Source: an optimization exercise on an open RTL-to-GDS flow (aim: small area). Production flows keep margins and buffers that such runs may drop.
In this exercise RTL edits were held to simulation tests only and were not proved equivalent to the original.
The series may have gaps, and a smaller design here may also do less where the tests do not look.
No activity file was given, so power comes from the tool's default toggle rates.

### Congestion heat map, run 1

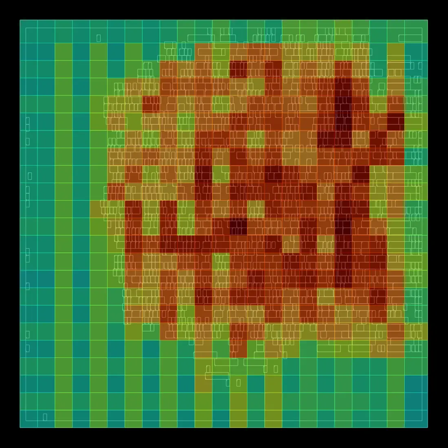
### Drive-strength map, run 1

Scale bar: 50 µm.
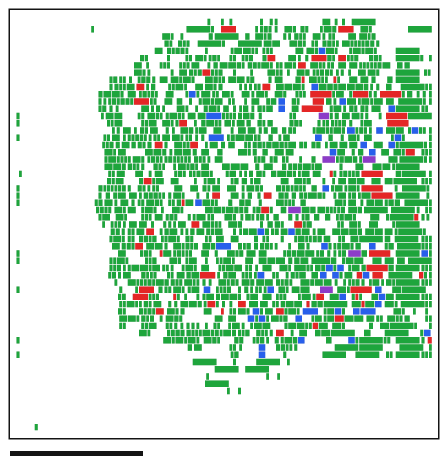
### Static IR drop, run 1

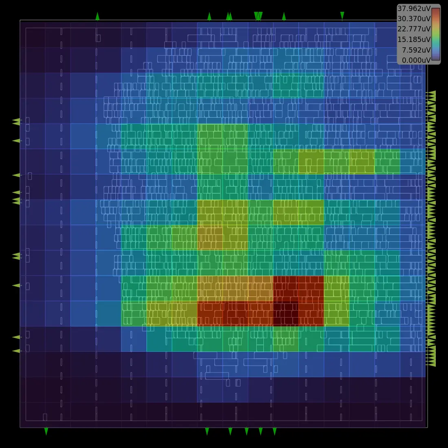
--- flow/design.v: outline only ---
// module decoder: 13 lines
// module hm_nand2: 3 lines
// module hm_nor2: 3 lines
// module hm_xor2: 3 lines
// module hm_xnor2: 3 lines
// module hm_a21oi: 3 lines
// module hm_o21ai: 3 lines
// module hm_inv: 3 lines
// module hm_mux2i: 3 lines
// module hm_a22o: 3 lines
// module hm_nor2b: 3 lines
// module hm_a2bb2o: 3 lines
// module ARITHMATIC_UNIT: 40 lines
// module ARITH_ARRAY: 2460 lines
// module Logic_Unit: 20 lines
// module CMP_Unit: 28 lines
// module Shift_Unit: 21 lines
// module ALU_TOP: 25 lines
module ALU_TOP #(parameter width = 16)(
    input [width - 1:0] A,
    input [width - 1:0] B,
    input [3:0] ALU_FUN,
    input clk,rst,
    output  [width - 1:0] Arith_OUT,
    output  Carry_OUT,
    output  Arith_Flag,
    output  [width - 1:0] Logic_OUT,
    output  Logic_Flag,
    output  [width - 1:0] CMP_OUT,
    output  CMP_Flag,
    output  [width - 1:0] Shift_OUT,
    output  Shift_Flag
    );
  // ...
==> flow/flow/run.sh <==
#!/bin/bash
# Own layout flow: the standard flow (standard.sh) with two changes:
#  - synthesis uses flow/my_synth.tcl, which is synth_recipe.tcl plus one step that
#    maps the hm_* gate modules of ARITH_ARRAY onto the matching sky130 cells
#    (flow/hm_map.v) before Yosys's synth, so ABC keeps the array's carry chains;
#  - BUFFER_PORTS_ARGS (if set below) picks the port buffer cell.
# Each tool's full output goes to the ORFS logs under orfs/logs/, and the make
# output to flow_make.log in this folder.
set -euo pipefail
HERE=$(pwd)
export HM_MAP=$HERE/flow/hm_map.v
sed "s#SYNTH_SCRIPT=[^ ]*#SYNTH_SCRIPT=$HERE/flow/my_synth.tcl#" standard.sh > my_standard.sh
grep -q "SYNTH_SCRIPT=$HERE/flow/my_synth.tcl" my_standard.sh
ARGS=()
if [ -f flow/buffer_ports_args ]; then ARGS+=("BUFFER_PORTS_ARGS=$(cat flow/buffer_ports_args)"); fi
bash my_standard.sh "${ARGS[@]}" finish > flow_make.log 2>&1
==> flow/flow/buffer_ports_args <==
-buffer_cell sky130_fd_sc_hd__buf_1
==> flow/flow/hm_map.v <==
module hm_nand2 (A, B, Y);
  input A, B;
  output Y;
  sky130_fd_sc_hd__nand2_1 _TECHMAP_REPLACE_ (.A(A), .B(B), .Y(Y));
endmodule

module hm_nor2 (A, B, Y);
  input A, B;
  output Y;
  sky130_fd_sc_hd__nor2_1 _TECHMAP_REPLACE_ (.A(A), .B(B), .Y(Y));
endmodule

module hm_xor2 (A, B, X);
  input A, B;
  output X;
  sky130_fd_sc_hd__xor2_1 _TECHMAP_REPLACE_ (.A(A), .B(B), .X(X));
endmodule

module hm_xnor2 (A, B, Y);
  input A, B;
  output Y;
  sky130_fd_sc_hd__xnor2_1 _TECHMAP_REPLACE_ (.A(A), .B(B), .Y(Y));
endmodule

module hm_a21oi (A1, A2, B1, Y);
  input A1, A2, B1;
  output Y;
  sky130_fd_sc_hd__a21oi_1 _TECHMAP_REPLACE_ (.A1(A1), .A2(A2), .B1(B1), .Y(Y));
endmodule

module hm_o21ai (A1, A2, B1, Y);
  input A1, A2, B1;
  output Y;
  sky130_fd_sc_hd__o21ai_1 _TECHMAP_REPLACE_ (.A1(A1), .A2(A2), .B1(B1), .Y(Y));
endmodule

module hm_inv (A, Y);
  input A;
  output Y;
  sky130_fd_sc_hd__inv_1 _TECHMAP_REPLACE_ (.A(A), .Y(Y));
endmodule

module hm_mux2i (A0, A1, S, Y);
  input A0, A1, S;
  output Y;
  sky130_fd_sc_hd__mux2i_1 _TECHMAP_REPLACE_ (.A0(A0), .A1(A1), .S(S), .Y(Y));
endmodule

module hm_a22o (A1, A2, B1, B2, X);
  input A1, A2, B1, B2;
  output X;
  sky130_fd_sc_hd__a22o_1 _TECHMAP_REPLACE_ (.A1(A1), .A2(A2), .B1(B1), .B2(B2), .X(X));
endmodule

module hm_nor2b (A, B_N, Y);
  input A, B_N;
  output Y;
  sky130_fd_sc_hd__nor2b_1 _TECHMAP_REPLACE_ (.A(A), .B_N(B_N), .Y(Y));
endmodule

module hm_a2bb2o (A1_N, A2_N, B1, B2, X);
  input A1_N, A2_N, B1, B2;
  output X;
  sky130_fd_sc_hd__a2bb2o_1 _TECHMAP_REPLACE_ (.A1_N(A1_N), .A2_N(A2_N), .B1(B1), .B2(B2), .X(X));
endmodule
==> flow/flow/my_synth.tcl <==
# Standard synthesis (synth_recipe.tcl) with one extra step: before Yosys's synth
# command, the small gate modules hm_* of ARITH_ARRAY are replaced by the
# matching sky130 cells (flow/hm_map.v), so that ABC keeps the array's structure.
set ::hm_done 0
proc synth {args} {
  if {!$::hm_done} {
    set ::hm_done 1
    yosys techmap -map $::env(HM_MAP)
  }
  yosys synth -nofsm -noshare {*}$args
}
source $::env(SCRIPTS_DIR)/synth.tcl
# left out here: clear keep_hierarchy, flatten, clean up, hide names made inside functions, write 1_2_yosys.v
==> flow/standard.sh <==
#!/bin/bash
# synth_recipe.tcl (not shown) runs the flow's synth.tcl, then flattens the netlist and writes it again
# the make line also repeats each setting of config.mk as NAME=value (left out here)
make -C /OpenROAD-flow-scripts/flow DESIGN_CONFIG=/design/flow/config.mk WORK_HOME=/design/flow/orfs CLKGATE_MAP_FILE= SYNTH_SCRIPT=/design/flow/synth_recipe.tcl "${@:-finish}"
==> flow/config.mk <==
export PLATFORM = sky130hd
export DESIGN_NAME = ALU_TOP
export DESIGN_NICKNAME = ALU_TOP
export VERILOG_FILES = /design/flow/design.v
export SDC_FILE = /design/flow/constraint.sdc
export NUM_CORES = 4
export LEC_CHECK = 0
export CAP_MARGIN = 20
export CORE_MARGIN = 2
export CORE_UTILIZATION = 40
export CTS_BUF_LIST = sky130_fd_sc_hd__clkbuf_4 sky130_fd_sc_hd__clkbuf_8
export PLACE_DENSITY = 0.85
export SETUP_SLACK_MARGIN = -0.5
export SLEW_MARGIN = 20
==> flow/constraint.sdc <==
create_clock -name core_clock -period 33.0 [get_ports {clk}]
set_input_delay 6.6000 -clock core_clock [delete_from_list [all_inputs] [get_ports {clk}]]
set_output_delay 6.6000 -clock core_clock [all_outputs]
set_load 0.01 [all_outputs]
==> flow_summary.yaml, run 1 <==
run_status:
  status: "complete, no violations"
floorplanning:
  dieArea_mm2: 0.0259
  die_w_um: 161
  io_pins: 107
  die_y_um: 161
  core_area_mm2: 0.0242
  initial_core_util_pct: 40.6
  nWellTaps: 324
sta:
  setup_viol: 0
  period_share_pct: 94.1
  fmax_mhz: 32.2
  slew_viol_final: 0
  finalSetupTns_ns: 0
  layout_setup_ws_ns: 1.93
  hold_viol_final: 0
  layout_min_cycle_time_ns: 31.07
  max_slew_margin_pct: 30.8
  tightest_slew_ns: 1.04
  holdWs_ns: 6.38
worst_setup_path:
  required_ns: 33.22
  critical_path_class: "primary input to flop"
  path_buf_inv: 6
  cp.arrival_ns: 31.28
  crit_cells: 137
  cp_top_family: "compound AO/OA/AOI/OAI gates"
  setup.worst_path.end_class: "flop"
  cp_common_cell: "o21ai_1"
  start_kind: "primary input"
  slowest_delay_ns: 0.39
  worst-path-max-fanout: 14
yosys:
  synth_top_family_by_area: "simple AND/OR/NAND/NOR gates"
  avgSynthCellArea_um2: 6.32
  synthMuxAreaShare_pct: 4.87
  synth-xor-area-share_pct: 26.7
  synthTopCellsByArea: "xnor2_1 (15%), dfrtp_1 (14%), nand2_1 (13%)"
  yosys.area.top_type: "xnor2_1"
  ys_ff_latch: 55
  ys_seq_area_share_pct: 14.0
  synth_cell_types: 48
  synth_ff_type: "dfrtp_1"
  synth_adder_area_share_pct: 1.96
  synth_warnings: 5
  synth_edf_count: 0
  yosys.area_share.simple_pct: 29.5
layout:
  dominant_cells: "multi-input combinational cells"
  diodes: 0
  layout.comb_gates.multi_input: 1390
  final_cell_mix: "nand2_1 (343), nor2_1 (305), xnor2_1 (164)"
  finalNetCount: 1706
  seqCellArea_mm2: 0.00138
  clkbuf_count: 5
  layout_commonest_cell: "nand2_1"
  stdcell_count: 1991
  buffer_area_share_pct: 6.20
  clock_tree_area_fraction_pct: 0.879
  drive_gt1_share_pct: 7.08
  design.seq.count: 55
  sh_seq_area_pct: 12.6
  area_growth_pct: 11.3
  multi_input_area_mm2: 0.00811
  post-route-cell-area_mm2: 0.0110
  fillers: 2419
route:
  wl_met3_um: 3360
  met1_length_um: 12700
  ant_nets: 0
  routed_via_density: 5.61
  wl_um: 32800
  drcViolationCount: 0
  routed_wire_length_per_instance_um: 16.5
  highest_layer: "met4"
  met2_length_um: 14500
  first_pass_iters: 6
  vias: 11200
pwr:
  power_combinational_uw: 617
  seq_power_share_pct: 10.4
  p_seq_uw: 76.2
  ir_drop_mv: 0.0498
  p_clk_share_pct: 5.7
  switching_share_pct: 55.1
  power.group.top: "combinational cells"
  total_leakage_power_uw: 0.00479
  p_comb_share_pct: 83.9
place:
  io_buffers: 92
  dp.cells: 1973
  gp_congestion: 1.00
  dp_slack_ns: -0.936
  place_hpwl_um: 24800
clock_tree:
  clkSlewWorstSetupHoldPaths_ns: 0.11
  hold_buffers: 0
  cts_max_level: 2
  cts_root_buffer: "clkbuf_8"
  cts_tree: "built"
  max-clock-path-buffers: 2
  cts_buffers: 5
  cts_sinks: 55
  cts_resized: 1
grt:
  antenna_found_initial: 0
  grt_max_degree: 63
  met2_usage_pct: 39.0
  grt_use_total_pct: 24.2
  grt_overflow_total: 0
  grt_pass1_wl_um: 50500
  grt_pass1_vias: 10100
run:
  cap_violations: 0
## Picture notes: 'Congestion heat map'
Most Used Layer, Global Route: met2
GR Layer Usage met3: 2.74%
Core Util, Final: 45.2%
GRT met1 Usage: 30.9%

## Picture notes: 'Drive-strength map'
| size | colour | cells | share |
|---|---|---|---|
| drive 6 and up | purple | 6 | 0.36% |
| drive 1 or less | green | 1,549 | 93% |
| drive 3 to 4 | blue | 51 | 3.1% |
| drive 2 | red | 61 | 3.7% |

## Picture notes: 'Static IR drop'
Total Power: 735 µW
Pwr Density: 67.1 mW/mm²
Sw Pwr: 405 µW
internal power: 330 µW

--- run 2 (diff from run 1) ---
--- a/flow/config.mk
+++ b/flow/config.mk
@@ -11,4 +11,4 @@
 export CTS_BUF_LIST = sky130_fd_sc_hd__clkbuf_4 sky130_fd_sc_hd__clkbuf_8
 export PLACE_DENSITY = 0.85
-export SETUP_SLACK_MARGIN = -0.5
+export SETUP_SLACK_MARGIN = -1.3
 export SLEW_MARGIN = 20
### Metal 3, run 2

Scale bar: 50 µm.
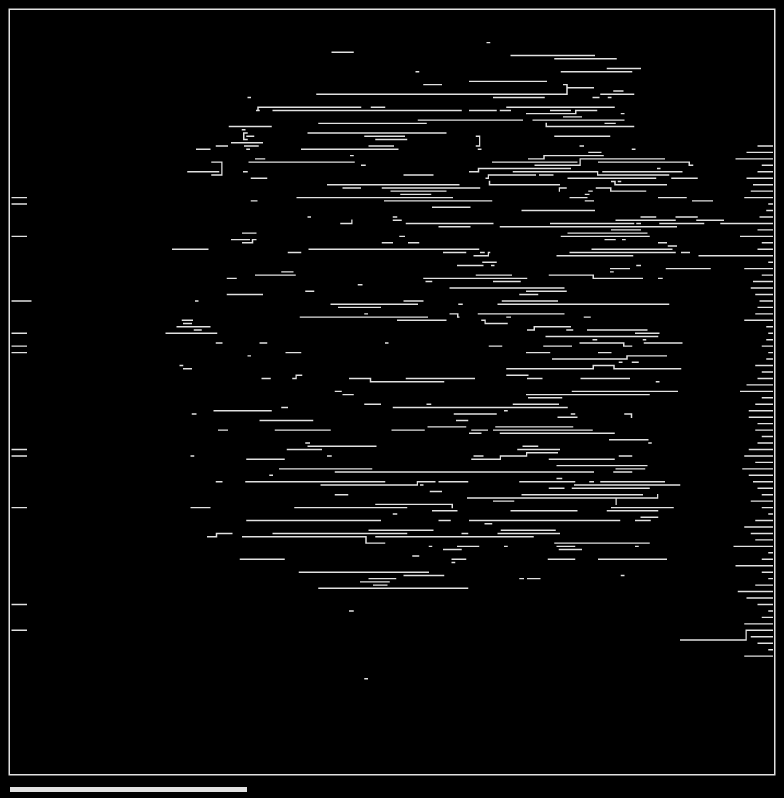
nets with wire on the layer: 250
longest straight run: 54.3 µm
wire length on this layer: 3,180 µm

==> run 2 against run 1 <==
Net effect:
- non-clock buffer count is 1 lower
- critical path depth is the same
- clock power about the same
- synthesized cell count stayed put
- core utilization fell by 0.31 points
- largest cell class unchanged
- still clean
- final cell count hardly changed
==> flow_summary.yaml, run 2 <==
pwr:
  p_clk_share_pct: 5.8
  power_combinational_uw: 608
  switching_share_pct: 55.0
  p_comb_share_pct: 83.7
  p_seq_uw: 76.2
  seq_power_share_pct: 10.5
  power_uw: 726
  p_per_area_mw_per_mm2: 66.7
  power.group.top: "combinational cells"
  p_clk_uw: 41.9
  internal_power_uw: 327
  total_leakage_power_uw: 0.00476
  p_switching_uw: 400
  ir_drop_mv: 0.0478
sta:
  hold_viol_final: 0
  fmax_mhz: 31.6
  holdWs_ns: 6.38
  setup_viol: 0
  tightest_slew_ns: 1.05
  period_share_pct: 96.0
  layout_min_cycle_time_ns: 31.67
  slew_viol_final: 0
  layout_setup_ws_ns: 1.33
  finalSetupTns_ns: 0
  max_slew_margin_pct: 30.1
layout:
  diodes: 0
  seqCellArea_mm2: 0.00138
  clkbuf_count: 5
  design.seq.count: 55
  n_all_buffers: 135
  buffer_area_share_pct: 6.17
  layout_commonest_cell: "nand2_1"
  sh_seq_area_pct: 12.6
  multi_input_area_mm2: 0.00804
  inv_count: 78
  multi_input_area_share_pct: 73.9
  dominant_cells: "multi-input combinational cells"
  clock_tree_area_fraction_pct: 0.885
  finalNetCount: 1705
  area_growth_pct: 10.6
  final_cell_mix: "nand2_1 (343), nor2_1 (305), xnor2_1 (167)"
  post-route-cell-area_mm2: 0.0109
  fillers: 2427
  drive_gt1_share_pct: 6.30
  stdcell_count: 1990
  layout.comb_gates.multi_input: 1390
yosys:
  yosys.area_share.simple_pct: 29.5
  synth_adder_area_share_pct: 1.96
  synth_edf_count: 0
  synth_top_family_by_area: "simple AND/OR/NAND/NOR gates"
  synth_compound_area_share_pct: 16.9
  yosys.area.top_type: "xnor2_1"
  ys_ff_latch: 55
  netlist.area_leader.share_pct: 15.0
  synthTopCellsByArea: "xnor2_1 (15%), dfrtp_1 (14%), nand2_1 (13%)"
  synth_most_common_cell: "nand2_1"
  avgSynthCellArea_um2: 6.32
  netlist_instances: 1558
  synth_cell_types: 48
  synth_area_mm2: 0.00985
  synth_warnings: 5
  synthMuxAreaShare_pct: 4.87
  synthArstFlopShare_pct: 100
  synth_ff_type: "dfrtp_1"
  ys_top_cells_by_count: "nand2_1 (343), nor2_1 (305), xnor2_1 (169), a21oi_1 (133), xor2_1 (131)"
  ys_seq_area_share_pct: 14.0
  synth-xor-area-share_pct: 26.7
place:
  dp_slack_ns: -0.936
  gp_congestion: 1.00
  io_buffers: 92
  dp.cells: 1973
  place_hpwl_um: 24800
  placed_area_mm2: 0.0106
run:
  cap_violations: 0
worst_setup_path:
  required_ns: 33.22
  setup.worst_path.end_class: "flop"
  cp.arrival_ns: 31.89
  cp_top_family: "compound AO/OA/AOI/OAI gates"
  crit_cells: 137
  slowest_delay_ns: 0.39
  path_buf_inv: 6
  worst-path-max-fanout: 14
  start_kind: "primary input"
  slowest_stage: "xnor2_1"
  critical_path_class: "primary input to flop"
route:
  vias: 11100
  routed_via_density: 5.58
  ant_nets: 0
  wl_um: 32500
  met1_length_um: 12700
  highest_layer: "met4"
  routed_wire_length_per_instance_um: 16.3
  drt_iter0_drc: 1157
  wl_met3_um: 3180
  drcViolationCount: 0
  first_pass_iters: 6
  met2_length_um: 14300
grt:
  met2_usage_pct: 39.0
  grt_use_total_pct: 24.2
  grt_overflow_total: 0
  top_usage_layer: "met2"
  grt_max_degree: 63
  grt_pass1_wl_um: 50600
  met3_usage_pct: 2.74
  grt_pass1_vias: 10100
  antenna_found_initial: 0
clock_tree:
  cts_tree: "built"
  cts_sinks: 55
  cts_setup_buffers: 0
  hold_buffers: 0
  cts_root_buffer: "clkbuf_8"
  cts_buffers: 5
  cts_max_level: 2
  cts_resized: 0
  max-clock-path-buffers: 2
  clkSlewWorstSetupHoldPaths_ns: 0.11
floorplanning:
  core_area_mm2: 0.0242
  num_rows: 57
  io_pins: 107
  die_w_um: 161
  nWellTaps: 324
  die_y_um: 161
  dieArea_mm2: 0.0259
  initial_core_util_pct: 40.6
run_status:
  status: "complete, no violations"
worst_hold_path:
  hp-class: "primary input to asynchronous set/reset pin"
### Congestion heat map, run 2

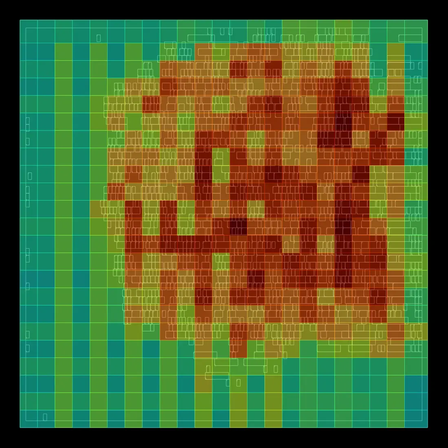
GRT met1 Usage: 30.9%
Core Util, Final: 44.9%

--- run 3 (diff from run 2) ---
--- a/flow/config.mk
+++ b/flow/config.mk
@@ -6,5 +6,5 @@
 export NUM_CORES = 4
 export LEC_CHECK = 0
-export CAP_MARGIN = 20
+export CAP_MARGIN = 10
 export CORE_MARGIN = 2
 export CORE_UTILIZATION = 40
@@ -12,3 +12,3 @@
 export PLACE_DENSITY = 0.85
 export SETUP_SLACK_MARGIN = -1.3
-export SLEW_MARGIN = 20
+export SLEW_MARGIN = 10
### Placement by cell class, run 3

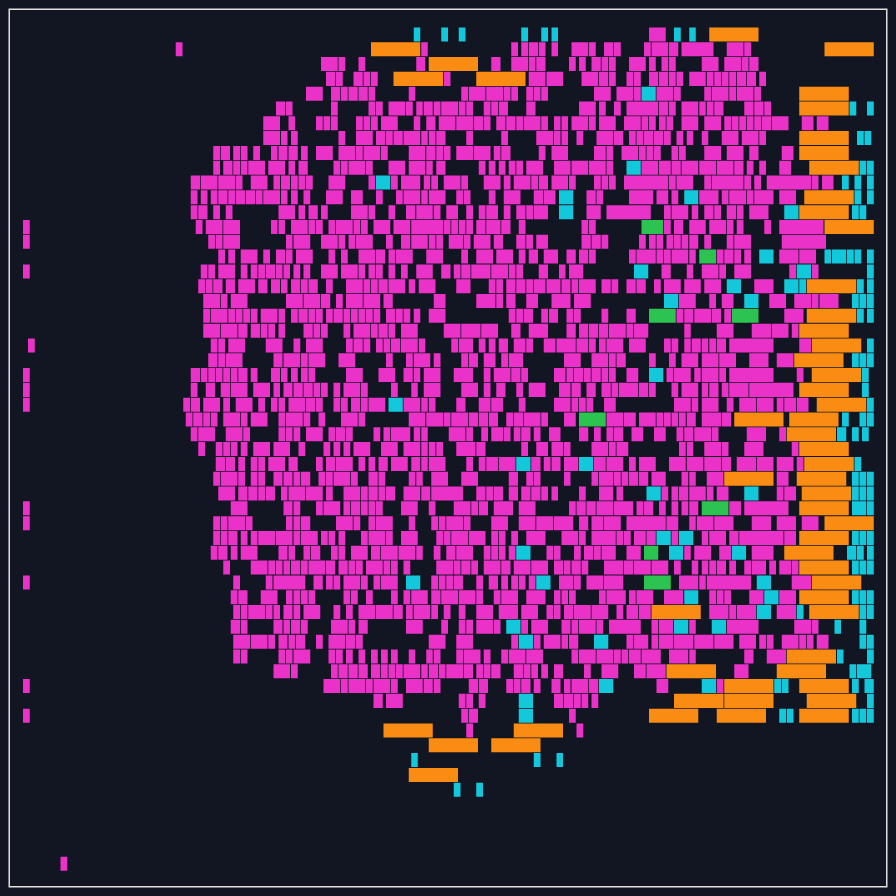
| class | colour | cells |
|---|---|---|
| all other logic | magenta | 1,468 |
| other buffers and delay cells | cyan | 135 |
| flip-flops | orange | 55 |
| clock drivers and dummy loads | green | 8 |

==> run 3 against run 2 <==
Net effect:
- wire length is the same
- sequential share of layout area is the same
- core utilization is the same
- via count is the same
- clock-buffer cell count is the same
- global-route usage is the same
- worst setup slack is the same
- synthesized area is the same
- critical path type unchanged
- critical endpoint unchanged
==> flow_summary.yaml, run 3 <==
run_status:
  status: "complete, no violations"
clock_tree:
  cts_max_level: 2
  cts_root_buffer: "clkbuf_8"
  cts_resized: 0
  cts_setup_buffers: 0
floorplanning:
  dieArea_mm2: 0.0259
  initial_core_util_pct: 40.6
  io_pins: 107
  nWellTaps: 324
pwr:
  power_uw: 726
  p_clk_share_pct: 5.8
  internal_power_uw: 327
  p_switching_uw: 400
  switching_share_pct: 55.0
  p_per_area_mw_per_mm2: 66.7
  ir_drop_mv: 0.0478
  p_comb_share_pct: 83.7
worst_setup_path:
  start_kind: "primary input"
  cp.arrival_ns: 31.89
  required_ns: 33.22
  setup.worst_path.end_class: "flop"
  cp_top_family: "compound AO/OA/AOI/OAI gates"
layout:
  finalNetCount: 1705
  seqCellArea_mm2: 0.00138
  sh_seq_area_pct: 12.6
  multi_input_area_share_pct: 73.9
  clock_tree_area_fraction_pct: 0.885
  multi_input_area_mm2: 0.00804
  buffer_area_share_pct: 6.17
  fin_util_pct: 44.9
  post-route-cell-area_mm2: 0.0109
  stdcell_count: 1990
route:
  highest_layer: "met4"
  routed_via_density: 5.58
yosys:
  synthArstFlopShare_pct: 100
  synthTopCellsByArea: "xnor2_1 (15%), dfrtp_1 (14%), nand2_1 (13%)"
  synthMuxAreaShare_pct: 4.87
  netlist_instances: 1558
  yosys.area.top_type: "xnor2_1"
  synth-xor-area-share_pct: 26.7
  avgSynthCellArea_um2: 6.32
  ys_top_cells_by_count: "nand2_1 (343), nor2_1 (305), xnor2_1 (169), a21oi_1 (133), xor2_1 (131)"
  yosys.area_share.simple_pct: 29.5
  synth_edf_count: 0
  ys_ff_latch: 55
  synth_warnings: 5
  synth_adder_area_share_pct: 1.96
  synth_most_common_cell: "nand2_1"
  synth_top_family_by_area: "simple AND/OR/NAND/NOR gates"
  synth_ff_type: "dfrtp_1"
  ys_seq_area_share_pct: 14.0
grt:
  grt_max_degree: 63
  met3_usage_pct: 2.74
  grt_pass1_wl_um: 50600
  grt_pass1_vias: 10100
  antenna_found_initial: 0
  met2_usage_pct: 39.0
  grt_overflow_total: 0
  top_usage_layer: "met2"
place:
  gp_congestion: 1.00
  placed_area_mm2: 0.0106
  io_buffers: 92
  place_hpwl_um: 24800
  dp.cells: 1973
sta:
  max_slew_margin_pct: 30.1
  tightest_slew_ns: 1.05
  setup_viol: 0
  slew_viol_final: 0
  holdWs_ns: 6.38
### Drive-strength map, run 3

Scale bar: 50 µm.
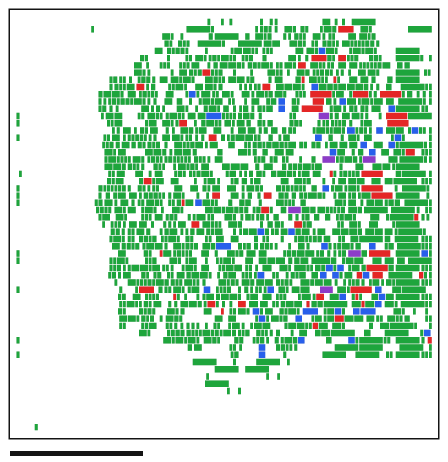
| size | colour | cells | share |
|---|---|---|---|
| drive 1 or less | green | 1,561 | 94% |
| drive 6 and up | purple | 6 | 0.36% |
| drive 2 | red | 50 | 3.0% |
| drive 3 to 4 | blue | 49 | 2.9% |

--- run 4 (diff from run 3) ---
--- a/flow/config.mk
+++ b/flow/config.mk
@@ -6,9 +6,9 @@
 export NUM_CORES = 4
 export LEC_CHECK = 0
-export CAP_MARGIN = 10
+export CAP_MARGIN = 20
 export CORE_MARGIN = 2
 export CORE_UTILIZATION = 40
 export CTS_BUF_LIST = sky130_fd_sc_hd__clkbuf_4 sky130_fd_sc_hd__clkbuf_8
 export PLACE_DENSITY = 0.85
-export SETUP_SLACK_MARGIN = -1.3
-export SLEW_MARGIN = 10
+export SETUP_SLACK_MARGIN = -1.6
+export SLEW_MARGIN = 20
### Static IR drop, run 4

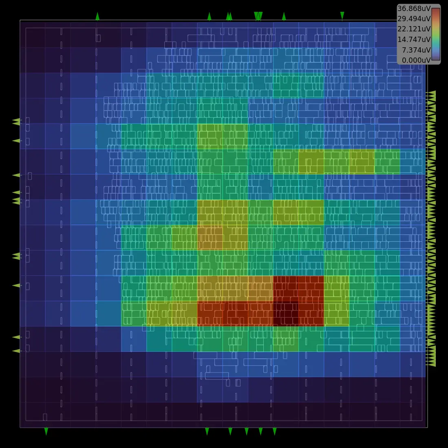
Pwr Density: 66.7 mW/mm²
Sw Pwr: 399 µW
Total Power: 725 µW
internal power: 326 µW

==> run 4 against run 3 <==
Net effect:
- sequential cell count did not move
- synthesized cell count did not move
- via count fell by 0.17%
- largest cell class unchanged
==> flow_summary.yaml, run 4 <==
sta:
  layout_min_cycle_time_ns: 32.00
  hold_viol_final: 0
  period_share_pct: 97.0
  max_slew_margin_pct: 29.5
  fmax_mhz: 31.2
  slew_viol_final: 0
  tightest_slew_ns: 1.06
  setup_viol: 0
  finalSetupTns_ns: 0
layout:
  clkbuf_count: 5
  clock_tree_area_fraction_pct: 0.887
  diodes: 0
  stdcell_count: 1990
  fillers: 2427
  final_cell_mix: "nand2_1 (343), nor2_1 (305), xnor2_1 (168)"
  n_all_buffers: 135
  layout_commonest_cell: "nand2_1"
  inv_count: 78
  sh_seq_area_pct: 12.7
  layout.comb_gates.multi_input: 1390
  multi_input_area_mm2: 0.00802
  buffer_area_share_pct: 6.19
  multi_input_area_share_pct: 73.8
  drive_gt1_share_pct: 6.06
  post-route-cell-area_mm2: 0.0109
  design.seq.count: 55
clock_tree:
  max-clock-path-buffers: 2
  hold_buffers: 0
  cts_root_buffer: "clkbuf_8"
  clkSlewWorstSetupHoldPaths_ns: 0.11
  cts_sinks: 55
  cts_tree: "built"
  cts_setup_buffers: 0
  cts_resized: 0
  cts_max_level: 2
pwr:
  power.group.top: "combinational cells"
  total_leakage_power_uw: 0.00475
  power_combinational_uw: 607
  p_seq_uw: 76.2
  switching_share_pct: 55.0
  p_comb_share_pct: 83.7
  seq_power_share_pct: 10.5
yosys:
  yosys.area_share.simple_pct: 29.5
  synth_warnings: 5
  netlist_instances: 1558
  synth_compound_area_share_pct: 16.9
  synth-xor-area-share_pct: 26.7
  synth_most_common_cell: "nand2_1"
  synth_cell_types: 48
  synth_ff_type: "dfrtp_1"
  synthArstFlopShare_pct: 100
  synth_edf_count: 0
  ys_top_cells_by_count: "nand2_1 (343), nor2_1 (305), xnor2_1 (169), a21oi_1 (133), xor2_1 (131)"
  ys_seq_area_share_pct: 14.0
  ys_ff_latch: 55
  yosys.area.top_type: "xnor2_1"
grt:
  grt_util_met1_pct: 30.9
  grt_max_degree: 63
  top_usage_layer: "met2"
  antenna_found_initial: 0
  grt_pass1_vias: 10100
  met3_usage_pct: 2.74
  grt_overflow_total: 0
  grt_pass1_wl_um: 50600
route:
  highest_layer: "met4"
  wl_um: 32400
  drcViolationCount: 0
  vias: 11100
  wl_met3_um: 3250
  routed_via_density: 5.57
  ant_nets: 0
  met1_length_um: 12600
  first_pass_iters: 6
  met2_length_um: 14200
place:
  placed_area_mm2: 0.0106
  dp_slack_ns: -0.936
  io_buffers: 92
  gp_congestion: 1.00
  dp.cells: 1973
worst_setup_path:
  slowest_stage: "nor4_2"
  required_ns: 33.22
  start_kind: "primary input"
  critical_path_class: "primary input to flop"
  crit_cells: 137
  cp_top_family: "compound AO/OA/AOI/OAI gates"
  slowest_delay_ns: 0.36
floorplanning:
  core_area_mm2: 0.0242
  dieArea_mm2: 0.0259
  die_y_um: 161
  num_rows: 57
  nWellTaps: 324
  initial_core_util_pct: 40.6
run_status:
  status: "complete, no violations"
### Congestion heat map, run 4

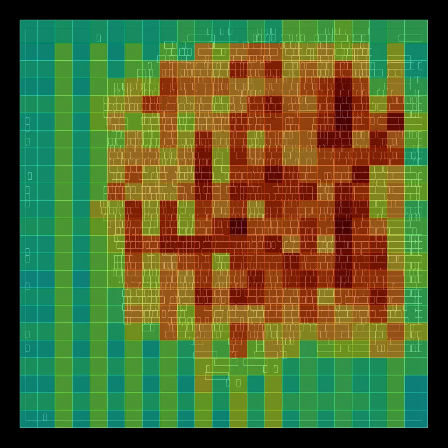
WL/cell: 16.3 µm
grt met2 use: 39.0%
Global Route Usage Sum: 24.2%
Core Util, Final: 44.8%

==> run 5: too many edits to list; what changed since run 4 <==
flow/design.v: 2646 -> 2568 lines; modules unchanged: 13
  ARITHMATIC_UNIT: edited, 40 -> 38 lines
  ARITH_ARRAY: edited, 2460 -> 2393 lines
  CMP_Unit: edited, 28 -> 24 lines
  ALU_TOP: edited, 25 -> 23 lines
  removed: hm_nor2b
==> module ALU_TOP as of run 5 <==
module ALU_TOP #(parameter width = 16)(
    input [width - 1:0] A,
    input [width - 1:0] B,
    input [3:0] ALU_FUN,
    input clk,rst,
    output  [width - 1:0] Arith_OUT,
    output  Carry_OUT,
    output  Arith_Flag,
    output  [width - 1:0] Logic_OUT,
    output  Logic_Flag,
    output  [width - 1:0] CMP_OUT,
    output  CMP_Flag,
    output  [width - 1:0] Shift_OUT,
    output  Shift_Flag
    );
wire [3:0] enables;
wire A_lt_B, A_eq_B;
decoder d0 (ALU_FUN[3:2],enables);
ARITHMATIC_UNIT #(width) d1 (A,B,ALU_FUN,clk,rst,enables[3],Arith_OUT,Carry_OUT,Arith_Flag,A_lt_B,A_eq_B);
Logic_Unit #(width) d2 (A,B,ALU_FUN[1:0],clk,rst,enables[2],Logic_OUT,Logic_Flag);
CMP_Unit #(width) d3 (ALU_FUN[1:0],A_lt_B,A_eq_B,clk,rst,enables[1],CMP_OUT,CMP_Flag);
Shift_Unit #(width) d4 (A,B,ALU_FUN[1:0],clk,rst,enables[0],Shift_OUT,Shift_Flag);
endmodule
==> module CMP_Unit as of run 5 <==
module CMP_Unit #(parameter width = 16)(
    input [1:0] ALU_FUN,
    input A_lt_B,
    input A_eq_B,
    input clk,rst,
    input CMP_Enable,
    output [width - 1:0] CMP_OUT,
    output reg CMP_Flag
    );
reg [1:0] cmp;
wire A_gt_B = ~A_lt_B & ~A_eq_B;
assign CMP_OUT = {{(width-2){1'b0}}, cmp};
always@(posedge clk or negedge rst) begin
        if (!rst) begin
            cmp <= 0;
            CMP_Flag <= 0;
        end
        else begin
            CMP_Flag <= CMP_Enable;
            cmp[0] <= CMP_Enable & ((ALU_FUN == 2'b01 & A_eq_B) | (ALU_FUN == 2'b11 & A_lt_B));
            cmp[1] <= CMP_Enable & ((ALU_FUN == 2'b10 & A_gt_B) | (ALU_FUN == 2'b11 & A_lt_B));
        end
    end
endmodule
==> module ARITHMATIC_UNIT as of run 5 <==
module ARITHMATIC_UNIT #(parameter width = 16)(
    input [width - 1:0] A,
    input [width - 1:0] B,
    input [3:0] ALU_FUN,
    input clk,rst,
    input Arith_Enable,
    output reg [width - 1:0] Arith_OUT,
    output reg Carry_OUT,
    output reg Arith_Flag,
    output A_lt_B,
    output A_eq_B
    );
    wire div = ALU_FUN[1] & ALU_FUN[0];
    wire mul = ALU_FUN[1] & ~ALU_FUN[0];
    wire as0 = ~ALU_FUN[1] | ALU_FUN[3];
    wire mul0 = mul & ~ALU_FUN[3];
    wire sub = ALU_FUN[0] | ALU_FUN[3];
    wire [15:0] AD;    
    wire [16:0] P;
    wire ena_div = Arith_Enable & div;
    wire ena_nd = Arith_Enable & ~div;
    ARITH_ARRAY arr (.A(A), .B(B), .div(div), .mul(mul), .as0(as0), .mul0(mul0), .sub(sub),
                     .ena_div(ena_div), .ena_div_n(~ena_div), .ena_nd(ena_nd), .AD(AD), .P(P));
    assign A_lt_B = P[16];
    assign A_eq_B = ~|P[15:0];
    always@(posedge clk or negedge rst) begin
        if (!rst) begin
            Arith_OUT <= 0;
            Arith_Flag <= 0;
            Carry_OUT <= 0;
        end
        else begin
            Arith_Flag <= Arith_Enable;
            Arith_OUT <= AD;
            Carry_OUT <= ena_nd & P[16];
        end
    end
endmodule
--- a/flow/flow/hm_map.v
+++ b/flow/flow/hm_map.v
@@ -53,10 +53,4 @@
 endmodule
 
-module hm_nor2b (A, B_N, Y);
-  input A, B_N;
-  output Y;
-  sky130_fd_sc_hd__nor2b_1 _TECHMAP_REPLACE_ (.A(A), .B_N(B_N), .Y(Y));
-endmodule
-
 module hm_a2bb2o (A1_N, A2_N, B1, B2, X);
   input A1_N, A2_N, B1, B2;
--- a/flow/config.mk
+++ b/flow/config.mk
@@ -9,6 +9,5 @@
 export CORE_MARGIN = 2
 export CORE_UTILIZATION = 40
-export CTS_BUF_LIST = sky130_fd_sc_hd__clkbuf_4 sky130_fd_sc_hd__clkbuf_8
-export PLACE_DENSITY = 0.85
-export SETUP_SLACK_MARGIN = -1.6
+export PLACE_DENSITY = 0.75
+export SETUP_SLACK_MARGIN = -0.5
 export SLEW_MARGIN = 20
### Placement by cell class, run 5

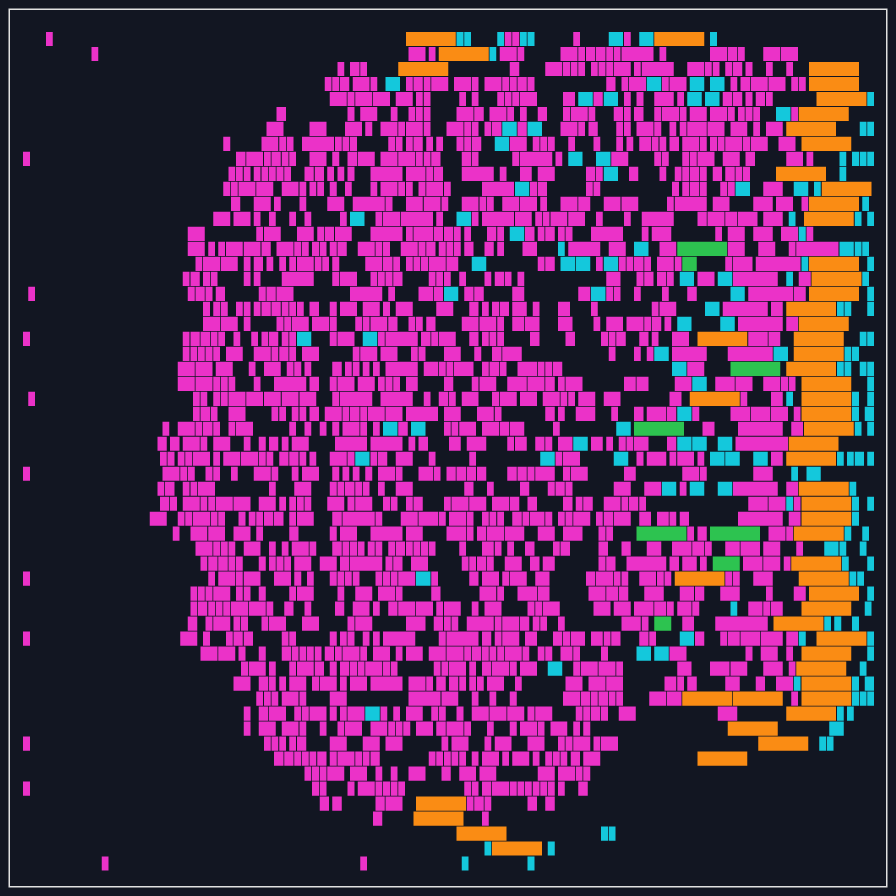
| class | colour | cells |
|---|---|---|
| all other logic | magenta | 1,427 |
| clock drivers and dummy loads | green | 8 |
| other buffers and delay cells | cyan | 161 |
| flip-flops | orange | 55 |

==> run 5 against run 4 <==
Net effect:
- global-route usage rose by 0.21 points
- largest power group unchanged
- non-clock buffer count is 26 higher
- highest routed layer unchanged
- design area increased by 3.1%
- worst setup slack improved by 0.59 ns
- sequential share of layout area fell by 0.39 points
- synthesized cell count is 2.4% lower
- sequential power hardly changed
- die area down 2.4%
- critical path type unchanged
==> flow_summary.yaml, run 5 <==
run_status:
  status: "complete, no violations"
layout:
  inv_count: 97
  clkbuf_count: 6
  fin_util_pct: 47.6
  design.seq.count: 55
  buffer_area_share_pct: 7.74
  area_growth_pct: 16.6
  diodes: 0
  clock_tree_area_fraction_pct: 1.39
  stdcell_count: 1970
  post-route-cell-area_mm2: 0.0112
  layout.comb_gates.multi_input: 1330
  layout_commonest_cell: "nor2_1"
  multi_input_area_mm2: 0.00804
  sh_seq_area_pct: 12.3
  drive_gt1_share_pct: 10.4
route:
  first_pass_iters: 6
  drcViolationCount: 0
  met2_length_um: 15200
  met1_length_um: 13300
  highest_layer: "met4"
  wl_met3_um: 2740
  vias: 10700
  routed_via_density: 5.42
  wl_um: 32700
pwr:
  p_clk_uw: 55.6
  total_leakage_power_uw: 0.00511
  p_switching_uw: 396
  power.group.top: "combinational cells"
  p_seq_uw: 76.1
  p_comb_share_pct: 82.0
  seq_power_share_pct: 10.4
  ir_drop_mv: 0.0453
  internal_power_uw: 335
floorplanning:
  die_w_um: 159
  nWellTaps: 319
  io_pins: 107
  core_area_mm2: 0.0235
  num_rows: 56
  initial_core_util_pct: 40.8
  dieArea_mm2: 0.0253
yosys:
  ys_ff_latch: 55
  avgSynthCellArea_um2: 6.31
  yosys.area.top_type: "dfrtp_1"
  synth_most_common_cell: "nor2_1"
  yosys.area_share.simple_pct: 28.5
  synth_cell_types: 47
  synthTopCellsByArea: "dfrtp_1 (14%), xor2_1 (14%), xnor2_1 (13%)"
  synth_ff_type: "dfrtp_1"
  synth-xor-area-share_pct: 27.5
  synth_adder_area_share_pct: 1.88
  synth_compound_area_share_pct: 16.3
  netlist.area_leader.share_pct: 14.3
  synth_top_family_by_area: "simple AND/OR/NAND/NOR gates"
  ys_top_cells_by_count: "nor2_1 (315), nand2_1 (308), xor2_1 (153), xnor2_1 (148), a21oi_1 (122)"
  ys_seq_area_share_pct: 14.3
place:
  dp_slack_ns: -1.20
  placed_area_mm2: 0.0106
  dp.cells: 1958
  io_buffers: 92
grt:
  met2_usage_pct: 41.6
  top_usage_layer: "met2"
  met3_usage_pct: 2.74
  antenna_found_initial: 0
  grt_overflow_total: 0
  grt_use_total_pct: 24.4
sta:
  finalSetupTns_ns: 0
  layout_min_cycle_time_ns: 31.41
  layout_setup_ws_ns: 1.59
  max_slew_margin_pct: 31.0
  holdWs_ns: 6.43
  fmax_mhz: 31.8
  slew_viol_final: 0
  period_share_pct: 95.2
  setup_viol: 0
clock_tree:
  cts_setup_buffers: 0
  clkSlewWorstSetupHoldPaths_ns: 0.07
  hold_buffers: 0
  cts_max_level: 2
  max-clock-path-buffers: 2
worst_setup_path:
  cp_common_cell: "a21oi_2"
  critical_path_class: "primary input to flop"
  cp.arrival_ns: 31.60
  required_ns: 33.19
  crit_cells: 147
  start_kind: "primary input"
  path_buf_inv: 9
  worst-path-max-fanout: 13
  setup.worst_path.end_class: "flop"
### Drive-strength map, run 5

Scale bar: 50 µm.
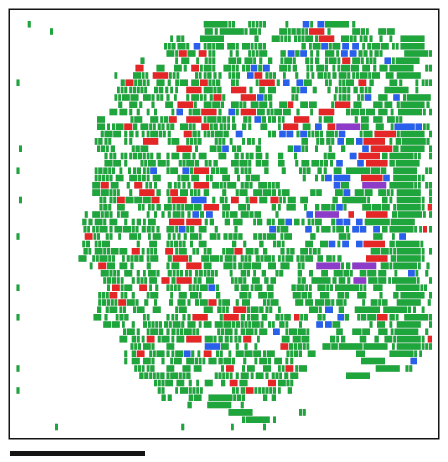
| size | colour | cells | share |
|---|---|---|---|
| drive 2 | red | 91 | 5.5% |
| drive 1 or less | green | 1,479 | 90% |
| drive 6 and up | purple | 6 | 0.36% |
| drive 3 to 4 | blue | 75 | 4.5% |

## Run 6: large edit since run 5, in outline
flow/design.v: 2568 -> 2650 lines; modules unchanged: 13
  hm_nor2b: new, 3 lines
  ARITHMATIC_UNIT: edited, 38 -> 40 lines
  ARITH_ARRAY: edited, 2393 -> 2464 lines
  CMP_Unit: edited, 24 -> 28 lines
  ALU_TOP: edited, 23 -> 25 lines
==> module CMP_Unit as of run 6 <==
module CMP_Unit #(parameter width = 16)(
    input [1:0] ALU_FUN,
    input A_eq_B,
    input cmp0_d, cmp1_d,
    input clk,rst,
    input CMP_Enable,
    output [width - 1:0] CMP_OUT,
    output reg CMP_Flag,
    output cm0_d0, cm0_d1, cm1_d0, cm1_d1
    );
reg [1:0] cmp;
assign CMP_OUT = {{(width-2){1'b0}}, cmp};
assign cm0_d0 = CMP_Enable & ((ALU_FUN == 2'b01 & A_eq_B) | ALU_FUN == 2'b11);
assign cm0_d1 = CMP_Enable & (ALU_FUN == 2'b01 & A_eq_B);
assign cm1_d0 = CMP_Enable & (ALU_FUN == 2'b11);
assign cm1_d1 = CMP_Enable & (ALU_FUN == 2'b10 & ~A_eq_B);
always@(posedge clk or negedge rst) begin
        if (!rst) begin
            cmp <= 0;
            CMP_Flag <= 0;
        end
        else begin
            CMP_Flag <= CMP_Enable;
            cmp[0] <= cmp0_d;
            cmp[1] <= cmp1_d;
        end
    end
endmodule
==> module hm_nor2b as of run 6 <==
module hm_nor2b (input A, B_N, output Y);
  assign Y = ~A & B_N;
endmodule
==> module ARITHMATIC_UNIT as of run 6 <==
module ARITHMATIC_UNIT #(parameter width = 16)(
    input [width - 1:0] A,
    input [width - 1:0] B,
    input [3:0] ALU_FUN,
    input clk,rst,
    input Arith_Enable,
    output reg [width - 1:0] Arith_OUT,
    output reg Carry_OUT,
    output reg Arith_Flag,
    input cm0_d0, cm0_d1, cm1_d0, cm1_d1,
    output cmp0_d, cmp1_d,
    output A_eq_B
    );
    wire div = ALU_FUN[1] & ALU_FUN[0];
    wire mul = ALU_FUN[1] & ~ALU_FUN[0];
    wire as0 = ~ALU_FUN[1] | ALU_FUN[3];
    wire mul0 = mul & ~ALU_FUN[3];
    wire sub = ALU_FUN[0] | ALU_FUN[3];
    wire [15:0] AD;    
    wire [16:0] P;
    wire carry_d;      
    wire ena_div = Arith_Enable & div;
    wire ena_nd = Arith_Enable & ~div;
    ARITH_ARRAY arr (.A(A), .B(B), .div(div), .mul(mul), .as0(as0), .mul0(mul0), .sub(sub),
                     .ena_div(ena_div), .ena_div_n(~ena_div), .ena_nd(ena_nd), .AD(AD), .P(P),
                     .cm0_d0(cm0_d0), .cm0_d1(cm0_d1), .cm1_d0(cm1_d0), .cm1_d1(cm1_d1),
                     .carry_d(carry_d), .cmp0_d(cmp0_d), .cmp1_d(cmp1_d), .eqo(A_eq_B));
    always@(posedge clk or negedge rst) begin
        if (!rst) begin
            Arith_OUT <= 0;
            Arith_Flag <= 0;
            Carry_OUT <= 0;
        end
        else begin
            Arith_Flag <= Arith_Enable;
            Arith_OUT <= AD;
            Carry_OUT <= carry_d;
        end
    end
endmodule
==> module ALU_TOP as of run 6 <==
module ALU_TOP #(parameter width = 16)(
    input [width - 1:0] A,
    input [width - 1:0] B,
    input [3:0] ALU_FUN,
    input clk,rst,
    output  [width - 1:0] Arith_OUT,
    output  Carry_OUT,
    output  Arith_Flag,
    output  [width - 1:0] Logic_OUT,
    output  Logic_Flag,
    output  [width - 1:0] CMP_OUT,
    output  CMP_Flag,
    output  [width - 1:0] Shift_OUT,
    output  Shift_Flag
    );
wire [3:0] enables;
wire A_eq_B, cmp0_d, cmp1_d, cm0_d0, cm0_d1, cm1_d0, cm1_d1;
decoder d0 (ALU_FUN[3:2],enables);
ARITHMATIC_UNIT #(width) d1 (A,B,ALU_FUN,clk,rst,enables[3],Arith_OUT,Carry_OUT,Arith_Flag,
                             cm0_d0,cm0_d1,cm1_d0,cm1_d1,cmp0_d,cmp1_d,A_eq_B);
Logic_Unit #(width) d2 (A,B,ALU_FUN[1:0],clk,rst,enables[2],Logic_OUT,Logic_Flag);
CMP_Unit #(width) d3 (ALU_FUN[1:0],A_eq_B,cmp0_d,cmp1_d,clk,rst,enables[1],CMP_OUT,CMP_Flag,
                      cm0_d0,cm0_d1,cm1_d0,cm1_d1);
Shift_Unit #(width) d4 (A,B,ALU_FUN[1:0],clk,rst,enables[0],Shift_OUT,Shift_Flag);
endmodule
--- a/flow/flow/hm_map.v
+++ b/flow/flow/hm_map.v
@@ -53,4 +53,10 @@
 endmodule
 
+module hm_nor2b (A, B_N, Y);
+  input A, B_N;
+  output Y;
+  sky130_fd_sc_hd__nor2b_1 _TECHMAP_REPLACE_ (.A(A), .B_N(B_N), .Y(Y));
+endmodule
+
 module hm_a2bb2o (A1_N, A2_N, B1, B2, X);
   input A1_N, A2_N, B1, B2;
--- a/flow/config.mk
+++ b/flow/config.mk
@@ -9,5 +9,6 @@
 export CORE_MARGIN = 2
 export CORE_UTILIZATION = 40
-export PLACE_DENSITY = 0.75
-export SETUP_SLACK_MARGIN = -0.5
+export CTS_BUF_LIST = sky130_fd_sc_hd__clkbuf_4 sky130_fd_sc_hd__clkbuf_8
+export PLACE_DENSITY = 0.85
+export SETUP_SLACK_MARGIN = -0.8
 export SLEW_MARGIN = 20
### Static IR drop, run 6

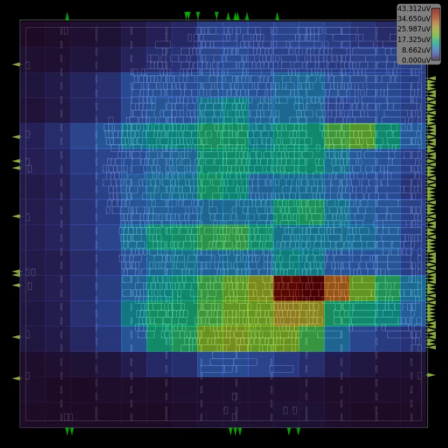
internal power: 327 µW
Sw Pwr: 395 µW
Total Power: 722 µW

==> run 6 against run 5 <==
Net effect:
- still clean on timing, DRC and antenna
- synthesized cell count is 2.7% higher
- global-route usage is 0.097 points higher
- sequential power about the same
- critical path depth shrank 9
- core utilization decreased by 2.1 points
- fmax fell by 0.27%
- synthesized area increased by 2.2%
- clock-buffer cell count shrank 1
- power down 1.2%
- final cell count rose by 0.76%
- largest cell class unchanged
==> flow_summary.yaml, run 6 <==
route:
  routed_wire_length_per_instance_um: 16.4
  wl_um: 32500
  first_pass_iters: 8
  drcViolationCount: 0
  met2_length_um: 14600
  met1_length_um: 12400
  drt_iter0_drc: 1378
  ant_nets: 0
  wl_met3_um: 3320
  routed_via_density: 5.56
  highest_layer: "met4"
  vias: 11000
pwr:
  power.group.top: "combinational cells"
  p_comb_share_pct: 83.1
  p_seq_uw: 76.2
  ir_drop_mv: 0.0388
  p_clk_uw: 45.8
  seq_power_share_pct: 10.6
  p_per_area_mw_per_mm2: 65.7
  total_leakage_power_uw: 0.00482
  p_clk_share_pct: 6.3
  switching_share_pct: 54.7
  power_combinational_uw: 600
grt:
  met3_usage_pct: 3.36
  grt_max_degree: 63
  met2_usage_pct: 40.5
  grt_use_total_pct: 24.5
  grt_pass1_vias: 10200
  top_usage_layer: "met2"
  grt_pass1_wl_um: 51400
  antenna_found_initial: 0
  grt_overflow_total: 0
  grt_util_met1_pct: 30.2
layout:
  drive_gt1_share_pct: 6.32
  stdcell_count: 1985
  sh_seq_area_pct: 12.5
  buffer_area_share_pct: 5.68
  inv_count: 77
  design.seq.count: 55
  area_growth_pct: 12.0
  fin_util_pct: 45.5
  dominant_cells: "multi-input combinational cells"
  fillers: 2349
  seqCellArea_mm2: 0.00138
  clock_tree_area_fraction_pct: 0.967
  finalNetCount: 1701
  diodes: 0
  layout_commonest_cell: "nand2_1"
  layout.comb_gates.multi_input: 1394
  n_all_buffers: 128
  clkbuf_count: 5
  multi_input_area_mm2: 0.00819
  post-route-cell-area_mm2: 0.0110
  multi_input_area_share_pct: 74.5
  final_cell_mix: "nand2_1 (340), nor2_1 (312), xnor2_1 (158)"
yosys:
  ys_ff_latch: 55
  synth_area_mm2: 0.00982
  synthMuxAreaShare_pct: 4.96
  synth_most_common_cell: "nand2_1"
  ys_seq_area_share_pct: 14.0
  netlist.area_leader.share_pct: 15.1
  synth_warnings: 5
  synth_adder_area_share_pct: 1.96
  yosys.area.top_type: "xnor2_1"
  ys_top_cells_by_count: "nand2_1 (341), nor2_1 (312), xnor2_1 (169), a21oi_1 (139), xor2_1 (131)"
  synth_cell_types: 46
  synth_ff_type: "dfrtp_1"
  avgSynthCellArea_um2: 6.29
  synth_top_family_by_area: "simple AND/OR/NAND/NOR gates"
  synthTopCellsByArea: "xnor2_1 (15%), dfrtp_1 (14%), nand2_1 (13%)"
  netlist_instances: 1562
  synth_edf_count: 0
  synth_compound_area_share_pct: 16.9
  synthArstFlopShare_pct: 100
  yosys.area_share.simple_pct: 29.5
  synth-xor-area-share_pct: 26.8
worst_setup_path:
  slowest_stage: "or4_4"
  slowest_delay_ns: 0.56
  cp_common_cell: "a21oi_1"
  cp.arrival_ns: 31.70
  crit_cells: 138
  required_ns: 33.21
  critical_path_class: "primary input to flop"
  path_buf_inv: 7
  worst-path-max-fanout: 12
  start_kind: "primary input"
  cp_top_family: "compound AO/OA/AOI/OAI gates"
  setup.worst_path.end_class: "flop"
sta:
  setup_viol: 0
  layout_setup_ws_ns: 1.51
  max_slew_margin_pct: 26.6
  tightest_slew_ns: 1.10
  period_share_pct: 95.4
  hold_viol_final: 0
  slew_viol_final: 0
  finalSetupTns_ns: 0
  fmax_mhz: 31.8
  layout_min_cycle_time_ns: 31.49
  holdWs_ns: 6.39
place:
  dp_slack_ns: -0.468
  placed_area_mm2: 0.0106
  place_hpwl_um: 24600
  gp_congestion: 0.998
  io_buffers: 92
  dp.cells: 1978
run_status:
  status: "complete, no violations"
floorplanning:
  num_rows: 57
  core_area_mm2: 0.0242
  io_pins: 107
  die_y_um: 161
  initial_core_util_pct: 40.6
  die_w_um: 161
  dieArea_mm2: 0.0258
  nWellTaps: 324
clock_tree:
  cts_max_level: 2
  clkSlewWorstSetupHoldPaths_ns: 0.10
  cts_root_buffer: "clkbuf_8"
  hold_buffers: 0
  cts_buffers: 5
  cts_resized: 0
  cts_setup_buffers: 0
  cts_sinks: 55
  max-clock-path-buffers: 2
  cts_tree: "built"
worst_hold_path:
  hp-class: "primary input to asynchronous set/reset pin"
run:
  cap_violations: 0
### Metal 3, run 6

Scale bar: 50 µm.
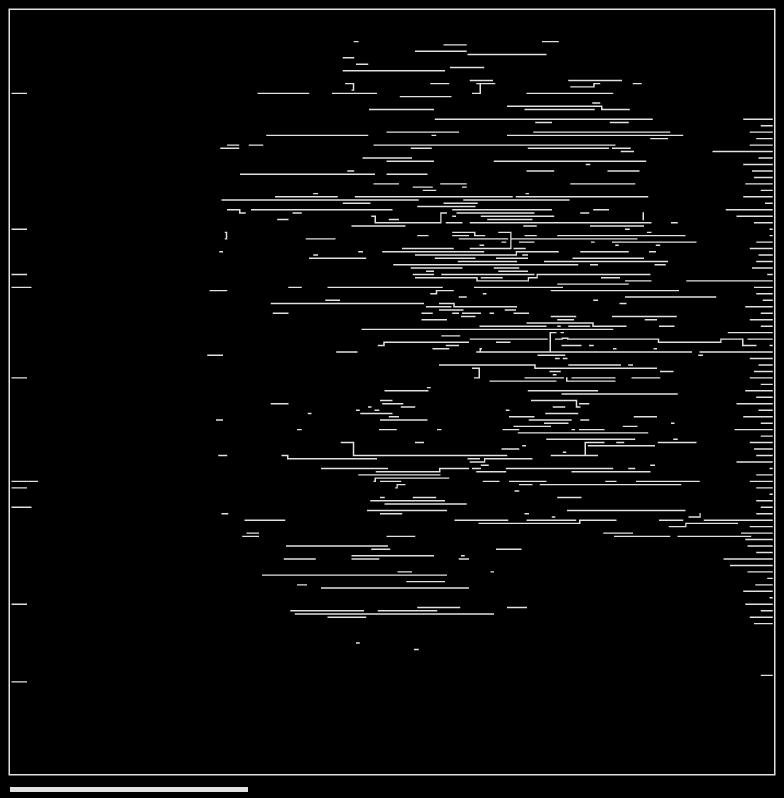
wire length on this layer: 3,320 µm
longest straight run: 52.7 µm
share of all routed wire: 10%


==> layout pictures side by side <==
Signal wires by layer.
image #1
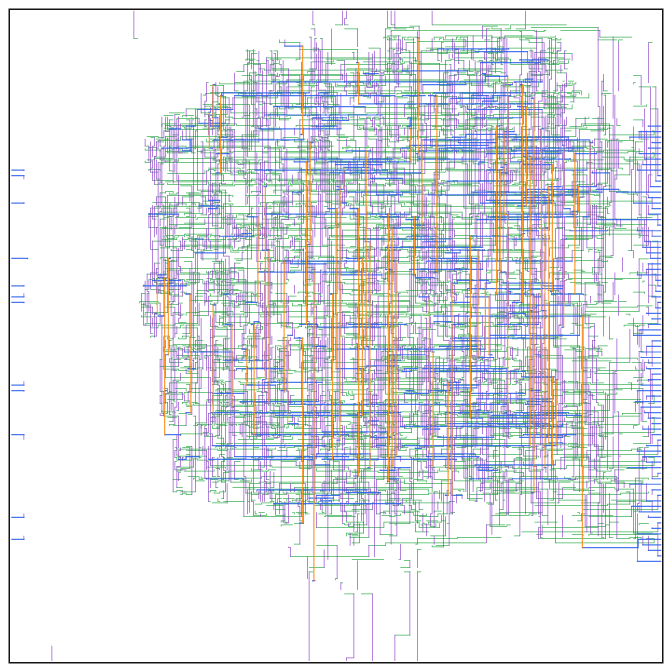
image #2
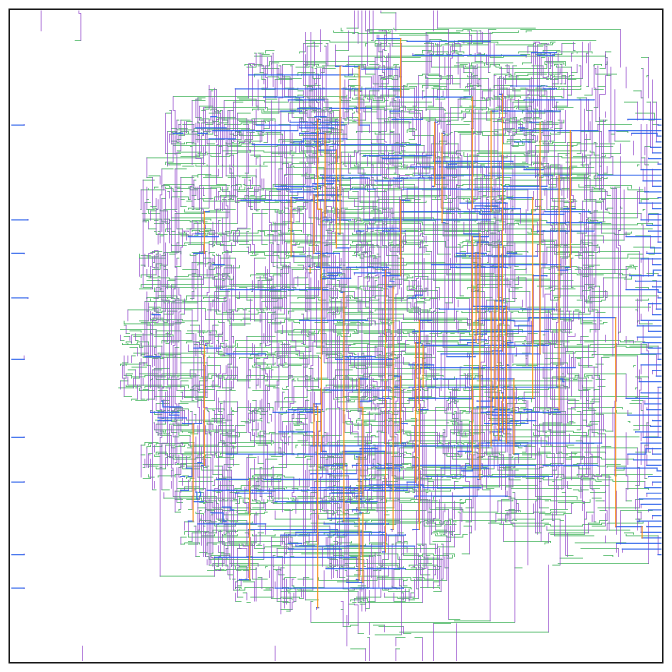
image #1: run 2
image #2: run 5

Key to image #2:
| layer | colour | wire length |
|---|---|---|
| met2 | purple | 15,200 µm |
| met4 | orange | 1,470 µm |
| met1 | green | 13,300 µm |
| met3 | blue | 2,740 µm |

==> afterwards: timing with drivers on the ports <==
The flow's constraints put no driver on any port. The routed layouts listed below were extracted and timed again, unchanged, in two steps. Step 1, drivers: a clkbuf_16 drives clk and a buf_2 each remaining input, both assumed. Step 2 adds t to the input delays and takes it off the output delays; t is the mean of the earliest and latest rising clock arrival at the registers after step 1. Input paths then give back, and output paths get back, about the clock's delay inside the block. a / b / c = no drivers / after step 1 / after step 2; a / b = the first two.
run | t, ns | setup slack, ns | latest minus earliest clock arrival (ns) | cell pins on the clock port's net
run 1 | 0.367 | 1.935 / 1.955 / 1.588 | 0.011 / 0.011 | 1
run 2 | 0.368 | 1.327 / 1.348 / 0.980 | 0.012 / 0.012 | 1
run 3 | 0.368 | 1.327 / 1.348 / 0.980 | 0.012 / 0.012 | 1
run 4 | 0.369 | 0.995 / 1.016 / 0.647 | 0.014 / 0.014 | 1
run 5 | 0.333 | 1.589 / 1.604 / 1.271 | 0.008 / 0.008 | 1
run 6 | 0.350 | 1.505 / 1.521 / 1.170 | 0.013 / 0.013 | 1
After both steps every run listed still meets setup and hold. For run 4, which loses most, drivers alone change the setup slack by +0.021 ns; drivers and shift together by -0.348 ns.
